This design comes from an exercise in tuning for small area on the open sky130 flow, not from production work. Only the layout flow was run in this run; the RTL was not checked for function there. Power is estimated from default activity; no workload was simulated.

==> flow/run.sh <==
#!/bin/bash
# synth_recipe.tcl (not shown) runs the flow's synth.tcl, then flattens the netlist and writes it again
# the make line also repeats each setting of config.mk as NAME=value (left out here)
make -C /OpenROAD-flow-scripts/flow DESIGN_CONFIG=/design/flow/config.mk WORK_HOME=/design/flow/orfs CLKGATE_MAP_FILE= SYNTH_SCRIPT=/design/flow/synth_recipe.tcl finish
==> flow/config.mk <==
export PLATFORM = sky130hd
export DESIGN_NAME = therm_v1_processor
export DESIGN_NICKNAME = therm_v1_processor
export VERILOG_FILES = /design/flow/design.v
export SDC_FILE = /design/flow/constraint.sdc
export NUM_CORES = 4
export LEC_CHECK = 0
export CAP_MARGIN = 20
export CORE_MARGIN = 2
export CORE_UTILIZATION = 25
export PLACE_DENSITY = 0.4
export SLEW_MARGIN = 20
==> flow/constraint.sdc <==
create_clock -name core_clock -period 10.0 [get_ports {processor_clk}]
set_input_delay 2.0000 -clock core_clock [delete_from_list [all_inputs] [get_ports {processor_clk}]]
set_output_delay 2.0000 -clock core_clock [all_outputs]
set_load 0.01 [all_outputs]
==> flow/design.v <==
module therm_v1_processor(
    output          instbus_hresetn,
    output  [31:0]  instbus_haddr,
    output  [1:0]   instbus_htrans,
    output          instbus_hwrite,
    output  [2:0]   instbus_hsize, 
    output  [2:0]   instbus_hbrust,
    output  [3:0]   instbus_hprot,
    output  [31:0]  instbus_hwdata,
    input   [31:0]  instbus_hrdata,
    input           instbus_hready,
    input   [1:0]   instbus_hresp,
    output          databus_hresetn, 
    output  [31:0]  databus_haddr,
    output  [1:0]   databus_htrans,
    output          databus_hwrite,
    output  [2:0]   databus_hsize,
    output  [2:0]   databus_hbrust,
    output  [3:0]   databus_hprot,
    output  [31:0]  databus_hwdata,
    input   [31:0]  databus_hrdata,
    input           databus_hready,
    input   [1:0]   databus_hresp,
    input   processor_clk,
    input   processor_resetn
);
assign instbus_hresetn = processor_resetn;
reg  [31:0]  instbus_haddr_r;
assign instbus_haddr = instbus_haddr_r;
reg  [1:0]   instbus_htrans_r;
assign instbus_htrans = instbus_htrans_r;
reg          instbus_hwrite_r;
assign instbus_hwrite = instbus_hwrite_r;
reg  [2:0]   instbus_hsize_r;
assign instbus_hsize = instbus_hsize_r;
reg  [2:0]   instbus_hbrust_r;
assign instbus_hbrust = instbus_hbrust_r;
reg  [3:0]   instbus_hprot_r;
assign instbus_hprot = instbus_hprot_r;
reg  [31:0]  instbus_hwdata_r;
assign instbus_hwdata = instbus_hwdata_r;
assign databus_hresetn = processor_resetn;
reg  [31:0]  databus_haddr_r;
assign databus_haddr = databus_haddr_r;
reg  [1:0]   databus_htrans_r;
assign databus_htrans = databus_htrans_r;
reg          databus_hwrite_r;
assign databus_hwrite = databus_hwrite_r;
reg  [2:0]   databus_hsize_r;
assign databus_hsize = databus_hsize_r;
reg  [2:0]   databus_hbrust_r;
assign databus_hbrust = databus_hbrust_r;
reg  [3:0]   databus_hprot_r;
assign databus_hprot = databus_hprot_r;
reg  [31:0]  databus_hwdata_r;
assign databus_hwdata = databus_hwdata_r;
localparam BUS_HTRANS_IDLE      = 2'b00;
localparam BUS_HTRANS_BUSY      = 2'b01;
localparam BUS_HTRANS_NONSEQ    = 2'b10;
localparam BUS_HTRANS_SEQ       = 2'b11;
localparam BUS_HWRITE_WRITE     = 1'b1;
localparam BUS_HWRITE_READ      = 1'b0;
localparam BUS_HBRUST_SINGLE    = 3'b000;
localparam BUS_HBRUST_INCR      = 3'b001;
localparam BUS_HBRUST_WARP4     = 3'b010;
localparam BUS_HBRUST_INCR4     = 3'b011;
localparam BUS_HBRUST_WARP8     = 3'b100;
localparam BUS_HBRUST_INCR8     = 3'b101;
localparam BUS_HBRUST_WARP16    = 3'b110;
localparam BUS_HBRUST_INCR16    = 3'b111;
localparam BUS_HRESP_OKAY     = 2'b00;
localparam BUS_HRESP_ERROR    = 2'b01;
localparam BUS_HRESP_RETRY    = 2'b10;
localparam BUS_HRESP_SPLIT    = 2'b11;
reg             [31:0] reg_pc_r;
reg             [31:0] regfile_r      [0:31];
integer i;
wire signed     [31:0] regfile_out    [0:31];
wire            [31:0] regfile_uout   [0:31];
assign regfile_out[0]   = 32'b0;
assign regfile_uout[0]  = 32'b0;
genvar regfile_gv;
generate
for(regfile_gv=1; regfile_gv<32; regfile_gv=regfile_gv+1) begin:regfile_gen
    assign regfile_out[regfile_gv] = regfile_r[regfile_gv];
end
for(regfile_gv=1; regfile_gv<32; regfile_gv=regfile_gv+1) begin:regfile_gen_unsigned
    assign regfile_uout[regfile_gv] = regfile_r[regfile_gv];
end
endgenerate
localparam ALU_OP_SEL_ZERO = 4'd0;
localparam ALU_OP_SEL_REG  = 4'd1;
localparam ALU_OP_SEL_IMMI = 4'd2;
localparam ALU_OP_SEL_IMMS = 4'd3;
localparam ALU_OP_SEL_IMMB = 4'd4;  
localparam ALU_OP_SEL_IMMU = 4'd5;
localparam ALU_OP_SEL_IMMJ = 4'd6;
localparam ALU_OP_SEL_PC   = 4'd7;
localparam ALU_RESULT_SEL_REG   = 4'd0;  
localparam ALU_RESULT_SEL_PC    = 4'd1;  
localparam ALU_RESULT_SEL_PCREG = 4'd2;  
localparam ALU_RESULT_SEL_MEM   = 4'd3;  
localparam ALU_RESULT_SEL_MEMREG= 4'd4;  
localparam ALU_SEL_ADD     = 8'd0;
localparam ALU_SEL_SUB     = 8'd1;
localparam ALU_SEL_SLESS   = 8'd2;
localparam ALU_SEL_ULESS   = 8'd3;
localparam ALU_SEL_SGRETER = 8'd4;
localparam ALU_SEL_UGRETER = 8'd5;
localparam ALU_SEL_XOR     = 8'd6;
localparam ALU_SEL_OR      = 8'd7;
localparam ALU_SEL_AND     = 8'd8;
localparam ALU_SEL_LLSHIFT = 8'd9;
localparam ALU_SEL_LRSHIFT = 8'd10;
localparam ALU_SEL_ARSHIFT = 8'd11;
localparam ALU_SEL_SET     = 8'd13;  
localparam ALU_SEL_RESET   = 8'd14;  
localparam ALU_SEL_EQU     = 8'd15;
localparam ALU_SEL_NEQU    = 8'd16;
localparam ACU_SEL_EQU     = 4'd1; 
localparam ACU_SEL_NEQU    = 4'd2;
localparam ACU_SEL_SLESS   = 4'd3;
localparam ACU_SEL_ULESS   = 4'd4;
localparam ACU_SEL_SGREATER = 4'd5;
localparam ACU_SEL_UGREATER = 4'd6;
reg [31:0] inst_r;
reg [31:0] inst_pc_r;
reg if0_bubble_r;
wire stage_ae1_stall_if;
always @(posedge processor_clk) begin
    if (!processor_resetn) begin
        instbus_haddr_r    <= 32'b0;
        instbus_htrans_r   <= BUS_HTRANS_IDLE;
        instbus_hwrite_r   <= 1'b0;
        instbus_hsize_r    <= 3'b0;
        instbus_hbrust_r   <= 3'b0;
        instbus_hprot_r    <= 4'b0;
        instbus_hwdata_r   <= 32'b0;
        inst_r             <= 32'h00000033;
        inst_pc_r          <= 32'h00B0BB1E;
        if0_bubble_r       <= 1;
    end else begin
        if (stage_ae1_stall_if) begin
            instbus_htrans_r   <= BUS_HTRANS_IDLE;
            inst_r             <= 32'h00000033;  
            inst_pc_r          <= 32'h00B0BB1E;
            if0_bubble_r       <= 1;
        end else begin
            if (instbus_htrans_r == BUS_HTRANS_IDLE) begin
                instbus_haddr_r     <= reg_pc_r;
                instbus_htrans_r    <= BUS_HTRANS_NONSEQ;
                instbus_hwrite_r    <= BUS_HWRITE_READ;
                instbus_hsize_r     <= 3'b010;  
                instbus_hbrust_r    <= BUS_HBRUST_SINGLE;
                instbus_hprot_r     <= 4'b0000;  
                instbus_hwdata_r    <= 32'b0;  
                inst_r              <= instbus_hrdata;
                inst_pc_r           <= instbus_haddr_r;
                if0_bubble_r <= 1;
            end else if (instbus_htrans_r == BUS_HTRANS_NONSEQ && instbus_hready == 1 && instbus_hresp == BUS_HRESP_OKAY ) begin
                instbus_htrans_r    <= BUS_HTRANS_IDLE;
                if0_bubble_r <= 0;
            end else if (instbus_htrans_r == BUS_HTRANS_NONSEQ && instbus_hready == 1 && instbus_hresp == BUS_HRESP_RETRY) begin
                instbus_htrans_r    <= BUS_HTRANS_IDLE;
                if0_bubble_r <= 1;
            end
        end
    end
end
reg [31:0] inst_id0_r;
reg [31:0] inst_pc_id0_r;
reg [3:0]  alu_leftop_sel_r;
reg [3:0]  alu_rightop_sel_r;
reg [3:0]  alu_result_sel_r;
reg [4:0]  alu_result_reg_sel_r;
reg [7:0]  alu_sel_r;
reg [3:0]  acu_sel_r;
reg signed [31:0] inst_immi_r;
reg signed [31:0] inst_imms_r;
reg signed [31:0] inst_immb_r;
reg signed [31:0] inst_immu_r;
reg signed [31:0] inst_immj_r;
reg id0_bubble_r;
always @(posedge processor_clk) begin
    if (!processor_resetn) begin
        inst_id0_r           <= 32'b0;
        inst_pc_id0_r        <= 32'b0;
        alu_leftop_sel_r     <= 4'b0;
        alu_rightop_sel_r    <= 4'b0;
        alu_result_sel_r     <= 4'b0;
        alu_result_reg_sel_r <= 5'b0;
        alu_sel_r            <= 8'b0;
        acu_sel_r            <= 4'b0;
        inst_immi_r          <= 32'b0;
        inst_imms_r          <= 32'b0;
        inst_immb_r          <= 32'b0;
        inst_immu_r          <= 32'b0;
        inst_immj_r          <= 32'b0;
        id0_bubble_r         <= 1;
    end else begin
        id0_bubble_r <= 0;
        alu_result_reg_sel_r <= inst_r[11:7];
        inst_id0_r           <= inst_r;
        inst_pc_id0_r        <= inst_pc_r;
        if (if0_bubble_r) begin
            id0_bubble_r <= 1;
        end else begin
            inst_immi_r <= {{20{inst_r[31]}}, inst_r[31:20]};
            inst_imms_r <= {{20{inst_r[31]}}, inst_r[31:25], inst_r[11:7]};
            inst_immb_r <= {{19{inst_r[31]}}, inst_r[31], inst_r[7], inst_r[30:25], inst_r[11:8], 1'b0};
            inst_immu_r <= {inst_r[31:12], 12'b0};
            inst_immj_r <= {{12{inst_r[31]}}, inst_r[19:12], inst_r[20], inst_r[30:21], 1'b0};
            case(inst_r[6:0])
                7'b0110111: begin  
                    alu_leftop_sel_r     <= ALU_OP_SEL_ZERO;
                    alu_rightop_sel_r    <= ALU_OP_SEL_IMMU;
                    alu_result_sel_r     <= ALU_RESULT_SEL_REG;
                    alu_sel_r            <= ALU_SEL_ADD;
                end
                7'b0010111: begin  
                    alu_leftop_sel_r     <= ALU_OP_SEL_PC;
                    alu_rightop_sel_r    <= ALU_OP_SEL_IMMU;
                    alu_result_sel_r     <= ALU_RESULT_SEL_REG;
                    alu_sel_r            <= ALU_SEL_ADD;
                end
                7'b1101111: begin  
                    alu_leftop_sel_r     <= ALU_OP_SEL_PC;
                    alu_rightop_sel_r    <= ALU_OP_SEL_IMMJ;
                    alu_result_sel_r     <= ALU_RESULT_SEL_PCREG;
                    alu_sel_r            <= ALU_SEL_ADD;
                end
                7'b1100111: begin  
                    alu_leftop_sel_r     <= ALU_OP_SEL_REG;
                    alu_rightop_sel_r    <= ALU_OP_SEL_IMMI;
                    alu_result_sel_r     <= ALU_RESULT_SEL_PCREG;
                    alu_sel_r            <= ALU_SEL_ADD;
                end
                7'b0010011: begin  
                    alu_leftop_sel_r     <= ALU_OP_SEL_REG;
                    alu_rightop_sel_r    <= ALU_OP_SEL_IMMI;
                    alu_result_sel_r     <= ALU_RESULT_SEL_REG;
                    case(inst_r[14:12])
                        3'b000: alu_sel_r        <= ALU_SEL_ADD;      
                        3'b001: alu_sel_r        <= ALU_SEL_LLSHIFT;  
                        3'b010: alu_sel_r        <= ALU_SEL_SLESS;    
                        3'b011: alu_sel_r        <= ALU_SEL_ULESS;    
                        3'b100: alu_sel_r        <= ALU_SEL_XOR;      
                        3'b110: alu_sel_r        <= ALU_SEL_OR;       
                        3'b111: alu_sel_r        <= ALU_SEL_AND;      
                        3'b101: begin
                            if (inst_r[30] == 1) begin
                                alu_sel_r        <= ALU_SEL_ARSHIFT;  
                            end else begin
                                alu_sel_r        <= ALU_SEL_LRSHIFT;  
                            end
                        end
                    endcase 
                end
                7'b0110011: begin  
                    alu_leftop_sel_r     <= ALU_OP_SEL_REG;
                    alu_rightop_sel_r    <= ALU_OP_SEL_REG;
                    alu_result_sel_r     <= ALU_RESULT_SEL_REG;
                    case(inst_r[14:12])
                        3'b000: begin
                            if (inst_r[30] == 1) begin
                                alu_sel_r        <= ALU_SEL_SUB;  
                            end else begin
                                alu_sel_r        <= ALU_SEL_ADD;  
                            end
                        end
                        3'b001: alu_sel_r        <= ALU_SEL_LLSHIFT;  
                        3'b010: alu_sel_r        <= ALU_SEL_SLESS;    
                        3'b011: alu_sel_r        <= ALU_SEL_ULESS;    
                        3'b100: alu_sel_r        <= ALU_SEL_XOR;      
                        3'b110: alu_sel_r        <= ALU_SEL_OR;       
                        3'b111: alu_sel_r        <= ALU_SEL_AND;      
                        3'b101: begin
                            if (inst_r[30] == 1) begin
                                alu_sel_r        <= ALU_SEL_ARSHIFT;  
                            end else begin
                                alu_sel_r        <= ALU_SEL_LRSHIFT;  
                            end
                        end
                    endcase 
                end
                7'b0001111: begin  
                    alu_leftop_sel_r     <= ALU_OP_SEL_ZERO;
                    alu_leftop_sel_r     <= ALU_OP_SEL_ZERO;
                    alu_result_sel_r     <= ALU_RESULT_SEL_REG;
                    alu_sel_r            <= ALU_SEL_ADD;  
                end
                7'b1110011: begin  
                    alu_leftop_sel_r     <= ALU_OP_SEL_ZERO;  
                    alu_rightop_sel_r    <= ALU_OP_SEL_ZERO;
                    alu_result_sel_r     <= ALU_RESULT_SEL_PC;
                    alu_sel_r            <= ALU_SEL_ADD;
                end
                7'b1100011: begin  
                    alu_leftop_sel_r     <= ALU_OP_SEL_PC;
                    alu_rightop_sel_r    <= ALU_OP_SEL_IMMB;
                    alu_result_sel_r     <= ALU_RESULT_SEL_PC;
                    alu_sel_r            <= ALU_SEL_ADD;
                    case(inst_r[14:12])
                        3'b000: acu_sel_r        <= ACU_SEL_EQU;          
                        3'b001: acu_sel_r        <= ACU_SEL_NEQU;         
                        3'b100: acu_sel_r        <= ACU_SEL_SLESS;        
                        3'b110: acu_sel_r        <= ACU_SEL_ULESS;        
                        3'b101: acu_sel_r        <= ACU_SEL_SGREATER;     
                        3'b111: acu_sel_r        <= ACU_SEL_UGREATER;     
                    endcase
                end
                7'b0000011: begin  
                    alu_leftop_sel_r     <= ALU_OP_SEL_REG;
                    alu_rightop_sel_r    <= ALU_OP_SEL_IMMI;
                    alu_result_sel_r     <= ALU_RESULT_SEL_MEMREG;
                    alu_sel_r            <= ALU_SEL_ADD;
                    case(inst_r[14:12])
                        3'b000: ;  
                        3'b001: ;  
                        3'b010: acu_sel_r        <= ACU_SEL_SLESS;        
                        3'b100: ;  
                        3'b101: ;  
                    endcase
                end
                7'b0100011: begin  
                    alu_leftop_sel_r     <= ALU_OP_SEL_REG;
                    alu_rightop_sel_r    <= ALU_OP_SEL_IMMS;
                    alu_result_sel_r     <= ALU_RESULT_SEL_MEM;
                    alu_sel_r            <= ALU_SEL_ADD;
                    case(inst_r[14:12])
                        3'b000: ;  
                        3'b001: ;  
                        3'b010: acu_sel_r        <= ACU_SEL_SLESS;        
                    endcase
                end
                default: begin
                    alu_leftop_sel_r     <= ALU_OP_SEL_ZERO;
                    alu_leftop_sel_r     <= ALU_OP_SEL_ZERO;
                    alu_result_sel_r     <= ALU_RESULT_SEL_REG;
                    alu_sel_r            <= ALU_SEL_ADD;  
                end
            endcase
        end
    end
end
wire signed [31:0] inst_imm;
assign inst_imm = alu_rightop_sel_r == ALU_OP_SEL_IMMI ? inst_immi_r :
                  alu_rightop_sel_r == ALU_OP_SEL_IMMS ? inst_imms_r :
                  alu_rightop_sel_r == ALU_OP_SEL_IMMB ? inst_immb_r :
                  alu_rightop_sel_r == ALU_OP_SEL_IMMU ? inst_immu_r :
                  alu_rightop_sel_r == ALU_OP_SEL_IMMJ ? inst_immj_r : 
                  32'b0;
wire [4:0] alu_result_reg_sel_ae0_backfeed;
wire signed [31:0] backfeed_last_inst_result;
reg [31:0] ae1_fast_backfeed_rs1_r;
reg [31:0] ae1_fast_backfeed_rs2_r;
reg [31:0] ae1_fast_backfeed_rs1u_r;
reg [31:0] ae1_fast_backfeed_rs2u_r;
wire [31:0] ae1_fast_backfeed_rs1   = inst_id0_r[19:15] == alu_result_reg_sel_ae0_backfeed ? backfeed_last_inst_result : regfile_out[inst_id0_r[19:15]];
wire [31:0] ae1_fast_backfeed_rs2   = inst_id0_r[24:20] == alu_result_reg_sel_ae0_backfeed ? backfeed_last_inst_result : regfile_out[inst_id0_r[24:20]];
wire [31:0] ae1_fast_backfeed_rs1u  = inst_id0_r[19:15] == alu_result_reg_sel_ae0_backfeed ? backfeed_last_inst_result : regfile_uout[inst_id0_r[19:15]];
wire [31:0] ae1_fast_backfeed_rs2u  = inst_id0_r[24:20] == alu_result_reg_sel_ae0_backfeed ? backfeed_last_inst_result : regfile_uout[inst_id0_r[24:20]];
reg acu_out;
reg acu_equ_r;
reg acu_nequ_r;
reg acu_sless_r;
reg acu_uless_r;
reg acu_sgreater_r;
reg acu_ugreater_r;
reg  signed     [31:0] inst_leftop_r;
wire            [31:0] inst_leftop_uout;
assign inst_leftop_uout = inst_leftop_r;
reg  signed     [31:0] inst_rightop_r;
wire            [31:0] inst_rightop_uout;
assign inst_rightop_uout = inst_rightop_r;
reg [3:0]  alu_result_sel_id1_r;
reg [4:0]  alu_result_reg_sel_id1_r;
reg [31:0] alu_rs2regbypass_id1_r;  
reg [7:0]  alu_sel_id1_r;
reg [31:0] inst_pc_id1_r;
reg id1_bubble_r;
always @(posedge processor_clk) begin
    if (!processor_resetn) begin
    inst_leftop_r               <= 32'b0;
    inst_rightop_r              <= 32'b0;
    alu_result_sel_id1_r        <= 4'b0;
    alu_result_reg_sel_id1_r    <= 5'b0;
    alu_rs2regbypass_id1_r      <= 32'b0;
    alu_sel_id1_r               <= 8'b0;
    ae1_fast_backfeed_rs1_r     <= 32'b0;
    ae1_fast_backfeed_rs2_r     <= 32'b0;
    ae1_fast_backfeed_rs1u_r    <= 32'b0;
    ae1_fast_backfeed_rs2u_r    <= 32'b0;
    id1_bubble_r                <= 1;
    end else begin
        ae1_fast_backfeed_rs1_r     <= ae1_fast_backfeed_rs1;
        ae1_fast_backfeed_rs2_r     <= ae1_fast_backfeed_rs2;
        ae1_fast_backfeed_rs1u_r    <= ae1_fast_backfeed_rs1u;
        ae1_fast_backfeed_rs2u_r    <= ae1_fast_backfeed_rs2u;
        alu_result_sel_id1_r        <= alu_result_sel_r;
        alu_result_reg_sel_id1_r    <= alu_result_reg_sel_r;
        alu_rs2regbypass_id1_r      <= ae1_fast_backfeed_rs2;
        alu_sel_id1_r               <= alu_sel_r;
        inst_pc_id1_r               <= inst_pc_id0_r;
        if (id0_bubble_r) begin
            id1_bubble_r <= 1;
        end else begin
            id1_bubble_r <= 0;
            case (alu_leftop_sel_r)
                ALU_OP_SEL_ZERO: inst_leftop_r <= 32'b0;
                ALU_OP_SEL_REG:  inst_leftop_r <= ae1_fast_backfeed_rs1;
                ALU_OP_SEL_PC:   inst_leftop_r <= inst_pc_id0_r;
                ALU_OP_SEL_IMMI: inst_leftop_r <= inst_imm;
                ALU_OP_SEL_IMMS: inst_leftop_r <= inst_imm;
                ALU_OP_SEL_IMMB: inst_leftop_r <= inst_imm;
                ALU_OP_SEL_IMMU: inst_leftop_r <= inst_imm;
                ALU_OP_SEL_IMMJ: inst_leftop_r <= inst_imm;
            endcase
            case (alu_rightop_sel_r)
                ALU_OP_SEL_ZERO: inst_rightop_r <= 32'b0;
                ALU_OP_SEL_REG:  inst_rightop_r <= ae1_fast_backfeed_rs2;
                ALU_OP_SEL_PC:   inst_rightop_r <= inst_pc_id0_r;
                ALU_OP_SEL_IMMI: inst_rightop_r <= inst_imm;
                ALU_OP_SEL_IMMS: inst_rightop_r <= inst_imm;
                ALU_OP_SEL_IMMB: inst_rightop_r <= inst_imm;
                ALU_OP_SEL_IMMU: inst_rightop_r <= inst_imm;
                ALU_OP_SEL_IMMJ: inst_rightop_r <= inst_imm;
            endcase
        end
    end
end
wire signed [31:0] inst_result;
wire        acu_out_ae0;
assign backfeed_last_inst_result = inst_result;
reg [3:0]  alu_result_sel_ae0_r;
reg [4:0]  alu_result_reg_sel_ae0_r;
reg [31:0] alu_rs2regbypass_ae0_r;
reg [31:0] inst_pc_ae0_r;
reg        ae0_bubble_r;
assign alu_result_reg_sel_ae0_backfeed = alu_result_reg_sel_ae0_r;
reg [31:0] alu_add_r;
reg [31:0] alu_sub_r; 
reg [31:0] alu_sless_r;
reg [31:0] alu_uless_r;
reg [31:0] alu_sgreter_r;
reg [31:0] alu_ugreter_r;
reg [31:0] alu_xor_r;
reg [31:0] alu_or_r;
reg [31:0] alu_and_r;
reg [31:0] alu_llshift_r;
reg [31:0] alu_lrshift_r;
reg [31:0] alu_arshift_r;
reg [31:0] alu_set_r;
reg [31:0] alu_reset_r;
reg [31:0] alu_equ_r;
reg [31:0] alu_nequ_r;
always @(posedge processor_clk) begin
    if (!processor_resetn) begin
        alu_add_r        <= 32'b0;
        alu_sub_r        <= 32'b0;
        alu_sless_r      <= 32'b0;
        alu_uless_r      <= 32'b0;
        alu_sgreter_r    <= 32'b0;
        alu_ugreter_r    <= 32'b0;
        alu_xor_r        <= 32'b0;
        alu_or_r         <= 32'b0;
        alu_and_r        <= 32'b0;
        alu_llshift_r    <= 32'b0;
        alu_lrshift_r    <= 32'b0;
        alu_arshift_r    <= 32'b0;
        alu_set_r        <= 32'b0;
        alu_reset_r      <= 32'b0;
        alu_equ_r        <= 32'b0;
        alu_nequ_r       <= 32'b0;
        acu_out          <= 1'b0;
        acu_equ_r        <= 1'b0;
        acu_nequ_r       <= 1'b0;
        acu_sless_r      <= 1'b0;
        acu_uless_r      <= 1'b0;
        acu_sgreater_r   <= 1'b0;
        acu_ugreater_r   <= 1'b0;
        ae0_bubble_r     <= 1;
    end else begin
        alu_result_sel_ae0_r        <= alu_result_sel_id1_r;
        alu_result_reg_sel_ae0_r    <= alu_result_reg_sel_id1_r;
        alu_rs2regbypass_ae0_r      <= alu_rs2regbypass_id1_r;
        inst_pc_ae0_r               <= inst_pc_id1_r;
        if (id1_bubble_r) begin
            ae0_bubble_r <= 1;
        end else begin
            ae0_bubble_r <= 0;
            acu_equ_r       <= (ae1_fast_backfeed_rs1_r  == ae1_fast_backfeed_rs2_r);
            acu_nequ_r      <= (ae1_fast_backfeed_rs1_r  != ae1_fast_backfeed_rs2_r);
            acu_sless_r     <= (ae1_fast_backfeed_rs1_r  <  ae1_fast_backfeed_rs2_r);
            acu_uless_r     <= (ae1_fast_backfeed_rs1u_r <  ae1_fast_backfeed_rs2u_r);
            acu_sgreater_r  <= (ae1_fast_backfeed_rs1_r  >  ae1_fast_backfeed_rs2_r); 
            acu_ugreater_r  <= (ae1_fast_backfeed_rs1u_r >  ae1_fast_backfeed_rs2u_r);
            alu_add_r     <= inst_leftop_r + inst_rightop_r;
            alu_sub_r     <= inst_leftop_r - inst_rightop_r;
            alu_sless_r   <= {31'b0, inst_leftop_r < inst_rightop_r};
            alu_uless_r   <= {31'b0, inst_leftop_uout < inst_rightop_uout};
            alu_sgreter_r <= {31'b0, inst_leftop_r > inst_rightop_r};
            alu_ugreter_r <= {31'b0, inst_leftop_uout > inst_rightop_uout};
            alu_equ_r     <= {31'b0, inst_leftop_r == inst_rightop_r};
            alu_nequ_r    <= {31'b0, inst_leftop_r != inst_rightop_r};
            alu_xor_r     <= inst_leftop_r ^ inst_rightop_r;
            alu_or_r      <= inst_leftop_r | inst_rightop_r;
            alu_and_r     <= inst_leftop_r & inst_rightop_r;
            alu_llshift_r <= inst_leftop_r << inst_rightop_uout[4:0];
            alu_lrshift_r <= inst_leftop_r >> inst_rightop_uout[4:0];
            alu_arshift_r <= inst_leftop_r >>> inst_rightop_uout[4:0];
            alu_set_r     <= inst_leftop_r | inst_rightop_r;
            alu_reset_r   <= inst_leftop_r & ~inst_rightop_r;
        end
    end
end
assign inst_result = 
    (alu_sel_id1_r == ALU_SEL_ADD)     ? alu_add_r :
    (alu_sel_id1_r == ALU_SEL_SUB)     ? alu_sub_r :
    (alu_sel_id1_r == ALU_SEL_SLESS)   ? alu_sless_r :
    (alu_sel_id1_r == ALU_SEL_ULESS)   ? alu_uless_r :
    (alu_sel_id1_r == ALU_SEL_SGRETER) ? alu_sgreter_r :
    (alu_sel_id1_r == ALU_SEL_UGRETER) ? alu_ugreter_r :
    (alu_sel_id1_r == ALU_SEL_XOR)     ? alu_xor_r :
    (alu_sel_id1_r == ALU_SEL_OR)      ? alu_or_r :
    (alu_sel_id1_r == ALU_SEL_AND)     ? alu_and_r :
    (alu_sel_id1_r == ALU_SEL_LLSHIFT) ? alu_llshift_r :
    (alu_sel_id1_r == ALU_SEL_LRSHIFT) ? alu_lrshift_r :
    (alu_sel_id1_r == ALU_SEL_ARSHIFT) ? alu_arshift_r :
    (alu_sel_id1_r == ALU_SEL_SET)     ? alu_set_r :
    (alu_sel_id1_r == ALU_SEL_RESET)   ? alu_reset_r :
    (alu_sel_id1_r == ALU_SEL_EQU)     ? alu_equ_r :
    (alu_sel_id1_r == ALU_SEL_NEQU)    ? alu_nequ_r :
    32'b0;
assign acu_out_ae0 = 
    (acu_sel_r == ACU_SEL_EQU)      ? acu_equ_r :
    (acu_sel_r == ACU_SEL_NEQU)     ? acu_nequ_r :
    (acu_sel_r == ACU_SEL_SLESS)    ? acu_sless_r :
    (acu_sel_r == ACU_SEL_ULESS)    ? acu_uless_r :
    (acu_sel_r == ACU_SEL_SGREATER) ? acu_sgreater_r :
    (acu_sel_r == ACU_SEL_UGREATER) ? acu_ugreater_r :
    1'b0;
reg [31:0]  inst_memory_address_r;
reg [31:0]  inst_memory_data_r;      
reg [4:0]   inst_memory_reg_sel_r;   
reg         inst_memory_write;
reg         inst_memory_access;
reg [3:0]   stage_ae1_stall_if_r;
assign  stage_ae1_stall_if = stage_ae1_stall_if_r > 0;
always @(posedge processor_clk) begin
    if (!processor_resetn) begin
        stage_ae1_stall_if_r        <= 0;
        inst_memory_address_r       <= 32'b0;
        inst_memory_data_r          <= 32'b0;
        inst_memory_reg_sel_r       <= 5'b0;
        inst_memory_write           <= 1'b0;
        inst_memory_access          <= 1'b0;
        reg_pc_r                    <= 1'b0;
    end else begin
        if (ae0_bubble_r || stage_ae1_stall_if) begin
            inst_memory_access      <= 0;
            inst_memory_reg_sel_r   <= 0;
            inst_memory_data_r      <= 32'h0B0BB1E;  
            inst_memory_address_r   <= 32'h0B0BB1E;
            if (stage_ae1_stall_if) begin
                stage_ae1_stall_if_r <= stage_ae1_stall_if_r - 4'b1;
            end 
        end else begin
            case (alu_result_sel_ae0_r)
                ALU_RESULT_SEL_REG: begin
                    reg_pc_r                <= reg_pc_r + 4;
                    inst_memory_data_r      <= inst_result;
                    inst_memory_reg_sel_r   <= alu_result_reg_sel_ae0_r;
                    inst_memory_access      <= 0;
                end
                ALU_RESULT_SEL_PC: begin
                    if (acu_out_ae0) begin
                        reg_pc_r                <= inst_result;
                        stage_ae1_stall_if_r    <= 4;  
                    end else begin
                        reg_pc_r                <= inst_pc_ae0_r + 4;
                    end
                    inst_memory_reg_sel_r   <= 0;
                    inst_memory_access      <= 0;
                end
                ALU_RESULT_SEL_PCREG: begin
                    reg_pc_r                <= inst_result;
                    stage_ae1_stall_if_r    <= 4;  
                    inst_memory_data_r      <= inst_pc_ae0_r + 4;  
                    inst_memory_reg_sel_r   <= alu_result_reg_sel_ae0_r;
                    inst_memory_access      <= 0;
                end
                ALU_RESULT_SEL_MEM: begin
                    reg_pc_r                <= reg_pc_r + 4;
                    inst_memory_write       <= 1;
                    inst_memory_data_r      <= alu_rs2regbypass_ae0_r;
                    inst_memory_address_r   <= inst_result;
                    inst_memory_access      <= 1;
                end
                ALU_RESULT_SEL_MEMREG: begin
                    reg_pc_r                <= reg_pc_r + 4;
                    inst_memory_write       <= 0;
                    inst_memory_reg_sel_r   <= alu_result_reg_sel_ae0_r;
                    inst_memory_address_r   <= inst_result;
                    inst_memory_access      <= 1;
                end
            endcase
        end
    end
end
always @(posedge processor_clk) begin
    if (!processor_resetn) begin
        databus_haddr_r             <= 32'b0;
        databus_htrans_r            <= BUS_HTRANS_IDLE;
        databus_hwrite_r            <= 1'b0;
        databus_hsize_r             <= 3'b0;
        databus_hbrust_r            <= 3'b0;
        databus_hprot_r             <= 4'b0;
        databus_hwdata_r            <= 32'b0;
        for (i = 0; i < 32; i = i + 1) begin
            regfile_r[i]            <= 32'b0;
        end
    end else begin
        if (0) begin  
        end else begin
            if (databus_htrans_r == BUS_HTRANS_IDLE && inst_memory_access) begin
                databus_haddr_r     <= inst_memory_address_r;
                databus_htrans_r    <= BUS_HTRANS_NONSEQ;
                databus_hwrite_r    <= inst_memory_write ? BUS_HWRITE_WRITE : BUS_HWRITE_READ;
                databus_hsize_r     <= 3'b010;  
                databus_hbrust_r    <= BUS_HBRUST_SINGLE;
                databus_hprot_r     <= 4'b0000;  
                databus_hwdata_r    <= inst_memory_data_r;
            end else if (databus_htrans_r == BUS_HTRANS_NONSEQ && databus_hready == 1) begin
                databus_htrans_r    <= BUS_HTRANS_IDLE;
                if (databus_hresp == BUS_HRESP_OKAY) begin
                    if (!inst_memory_write) begin
                        regfile_r[inst_memory_reg_sel_r] <= databus_hrdata;
                    end
                end else begin
                    databus_htrans_r    <= BUS_HTRANS_IDLE;
                end
            end else begin
                regfile_r[inst_memory_reg_sel_r] <= inst_memory_data_r;
            end
        end
    end
end
endmodule
### Supply network

The bar under the picture is 200 um long. Pins as bars on the die edge. Tap cells in gray.
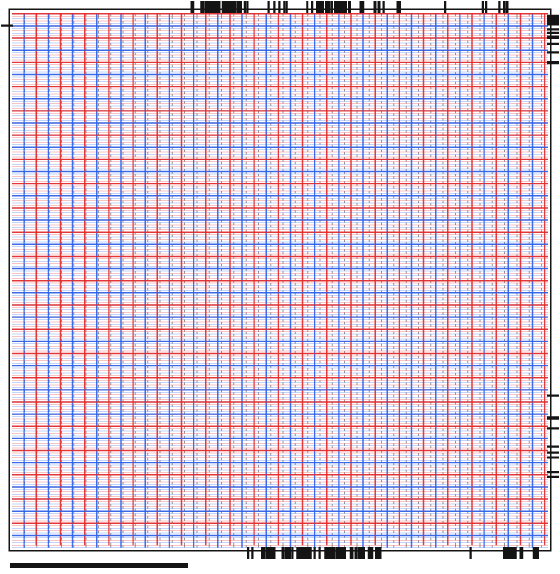
- red: VDD
- blue: VSS
- tap cells: 4773
- signal pins: 228
die width: 605 um
peak supply drop: 0.151 mV
height of the die: 605 um

### Placed cells, one color a class

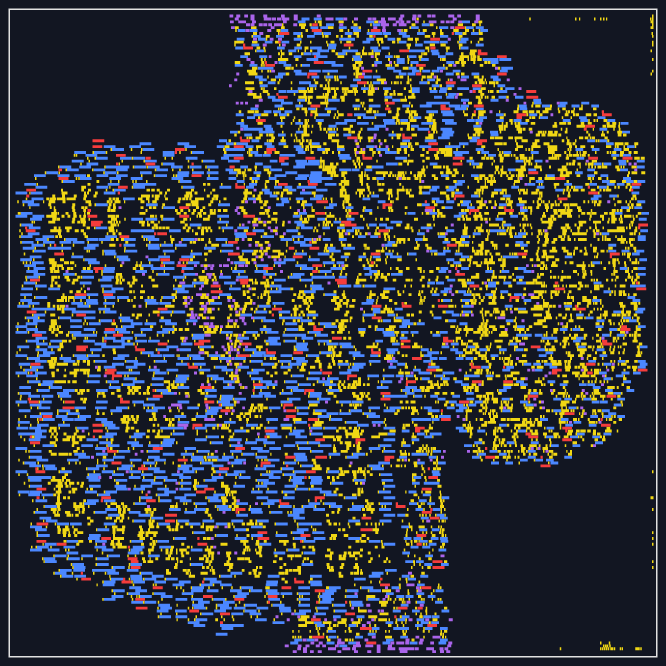
- blue: registers (cells 1893; share of their area 49%)
- purple: remaining buffers and delay cells (cells 556; share of their area 4.7%)
- red: clock drivers and dummy loads (cells 409; share of their area 7.6%)
- yellow: remaining logic cells (cells 6620; share of their area 39%)
total number of placement rows: 220
Layout Cell Area excl Fill: 107000 um^2
fraction of area in registers: 45.8%
Core Area: 359000 um^2

### Clock distribution

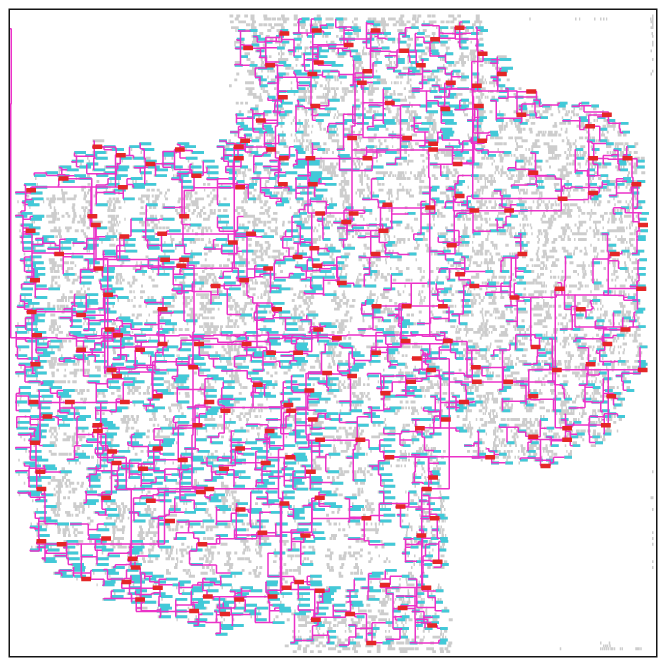
- cyan: flip-flops (count 1893)
- red: clock-net drivers (count 226)
- magenta: clock wires (length 29.7 mm)
- routed clock nets: 227
insertion delay of the later-clocked pin in the worst-skew pair: 1.03 ns
clock group power: 0.00876 W
final setup skew: 0.116 ns
clock group share of total power: 44.3%

### Wiring by layer

The bar under the picture is 200 um long.
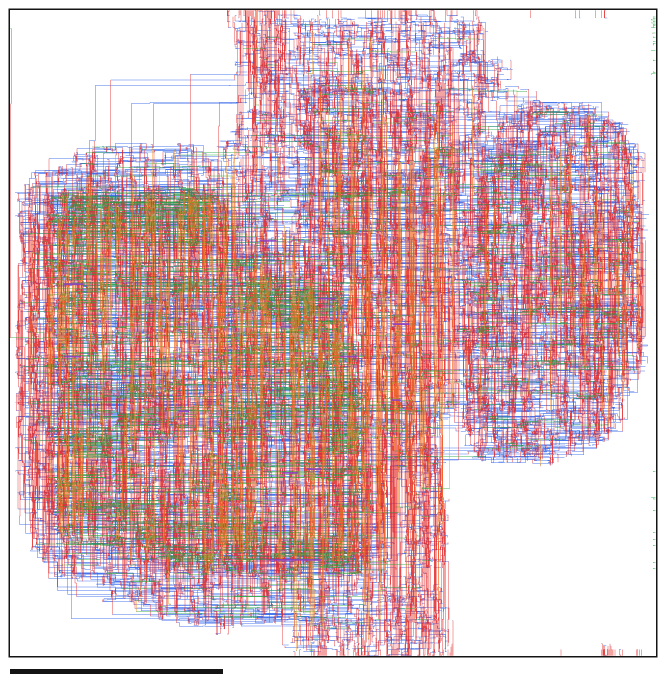
- red: M2 (wire length 256 mm)
- orange: M4 (wire length 51.0 mm)
- blue: M1 (wire length 208 mm)
- green: M3 (wire length 55.3 mm)
- purple: M5 (wire length 174 um)
Detailed Route WL: 570 mm
detailed-route wire length per cell: 39.9 um
via count: 84.3k
overall track demand over capacity in global routing: 30.0%

==> reports/results.env <==
STATUS='finished clean'
BIGGESTCELLCATEGORY='registers'
OVERFLOW=0
SHARE_SEQ_OF_TOTAL_POWER_PCT=45.0
LAYOUT.CELLS.MOST_COMMON_LIST='sky130_fd_sc_hd__nor2_1 (1776), sky130_fd_sc_hd__edfxtp_1 (1096), sky130_fd_sc_hd__a22oi_1 (813), sky130_fd_sc_hd__dfxtp_1 (786), sky130_fd_sc_hd__nand2_1 (779)'
GRT_PASS1_VIAS=79700
AREA_SHARE_CLOCK_BUF_INV_PCT=7.15
POSTSYNTH.ASYNCRESETSHARE_PCT=0
SLOWEST_STAGE_DELAY_ON_CRITICAL_PATH_NS=1.17
SYNTH.AVG_CELL_AREA_UM2=9.71
VIAS_PER_CELL=5.91
POSTSYNTHREGISTERBITS=1893
FILLERINSTANCES=37500
ANTENNA_FOUND_INITIAL=37
INTERNAL_POWER_W=0.0141
SEQ_CELL_COUNT=1893
TIMING.CRITICAL_PATH.FROM_TYPE='primary input'
DP_HPWL_MM=383
SEQUENTIAL_CELL_AREA_UM2=48900
ROUTEDLENGTHMET1_MM=208
SUM_OF_MET3_WIRE_SEGMENT_LENGTHS_AFTER_DETAILED_ROUTING_MM=55.3
ENDPOINT_KIND='flip-flop'
SYNTHMOSTINSTANTIATEDCELL='sky130_fd_sc_hd__nor2_1'
MULTIINPUTGATEAREA_UM2=38900
SWITCHING_SHARE_PCT=28.5
SYNTH_ENABLE_FLOP_CELLS=1096
SYNTH_TOP_FAMILY_BY_AREA='compound AO/OA/AOI/OAI gates'
SYNTH_SIMPLE_GATE_AREA_SHARE_PCT=15.5
LAYOUT.NON_CLOCK_BUFFERS=556
NUMCLOCKSINKS=1893
N_CLOCK_BUFFER=300
MAX_CAP_VIOL_COUNT=0
INITIAL_UTILIZATION_PCT=25.2
NETS=9504
NETLIST_AREA_UM2=90400
-- critical path, delay by kind of cell --
family	cells	cell delay, ns
AO/OA/AOI/OAI	1	0.64
AND/OR/NAND/NOR	4	2.96
buffers and inverters	2	0.73
-- metrics by stage --
step	cell area (um^2)	hold slack (ns)	setup slack (ns)	total power, W	std cells
finish	107000	0.399	4.21	0.0198	14300
detailed placement	99000	0.389	3.34	0.0111	13800
global route	107000	0.406	4.17	0.0202	14300
floorplan	90600	0.386	5.44	0.00980	9360
CTS	107000	0.397	4.30	0.0198	14300
global placement	98800	0.390	3.10	0.0111	13800
-- path summary, 6_finish.rpt --
kind	from	to	slack, ns	cells after the start
worst max-delay path	databus_hresp[1]	regfile_r[5][16]	4.21	7
worst min-delay path	alu_result_reg_sel_id1_r[4]	alu_result_reg_sel_ae0_r[4]	0.40	0
worst max register to register	inst_id0_r[22]	inst_rightop_r[0]	4.49	13
worst min register to register	alu_result_reg_sel_id1_r[4]	alu_result_reg_sel_ae0_r[4]	0.40	0
-- routing by layer --
layer | vias up | global-route usage, %
met4 | 22 | 22.8
met3 | 1946 | 7.90
met1 | 42300 | 34.9
met5 | - | 0.105
li1 | 33900 | -
met2 | 6102 | 47.4

re-timing with driven ports:
In the flow no input, the clock included, has a driving cell. The finished layout below was timed again as built, in two steps.
Step 1 assumes that a clkbuf_16 drives the clock port and a buf_2 every other input.
Step 2 moves the port delays by t, midway between the first and last clock arrival at a register: inputs arrive t later, outputs are due t later. That takes back most of the time a late clock gives input paths.
a / b / c = ideal / step 1 / step 2; a / b = the first two.
t, ns: 1.071
slack for setup (ns): 4.207 / 4.276 / 3.206
worst hold slack (ns): 0.399 / 0.399 / 0.399
worst setup path at the end: input to register
clock arrival spread, ns: 0.126 / 0.125
After both steps this run still meets setup and hold. For this run, drivers alone change the setup slack by +0.069 ns; drivers and shift together by -1.001 ns.
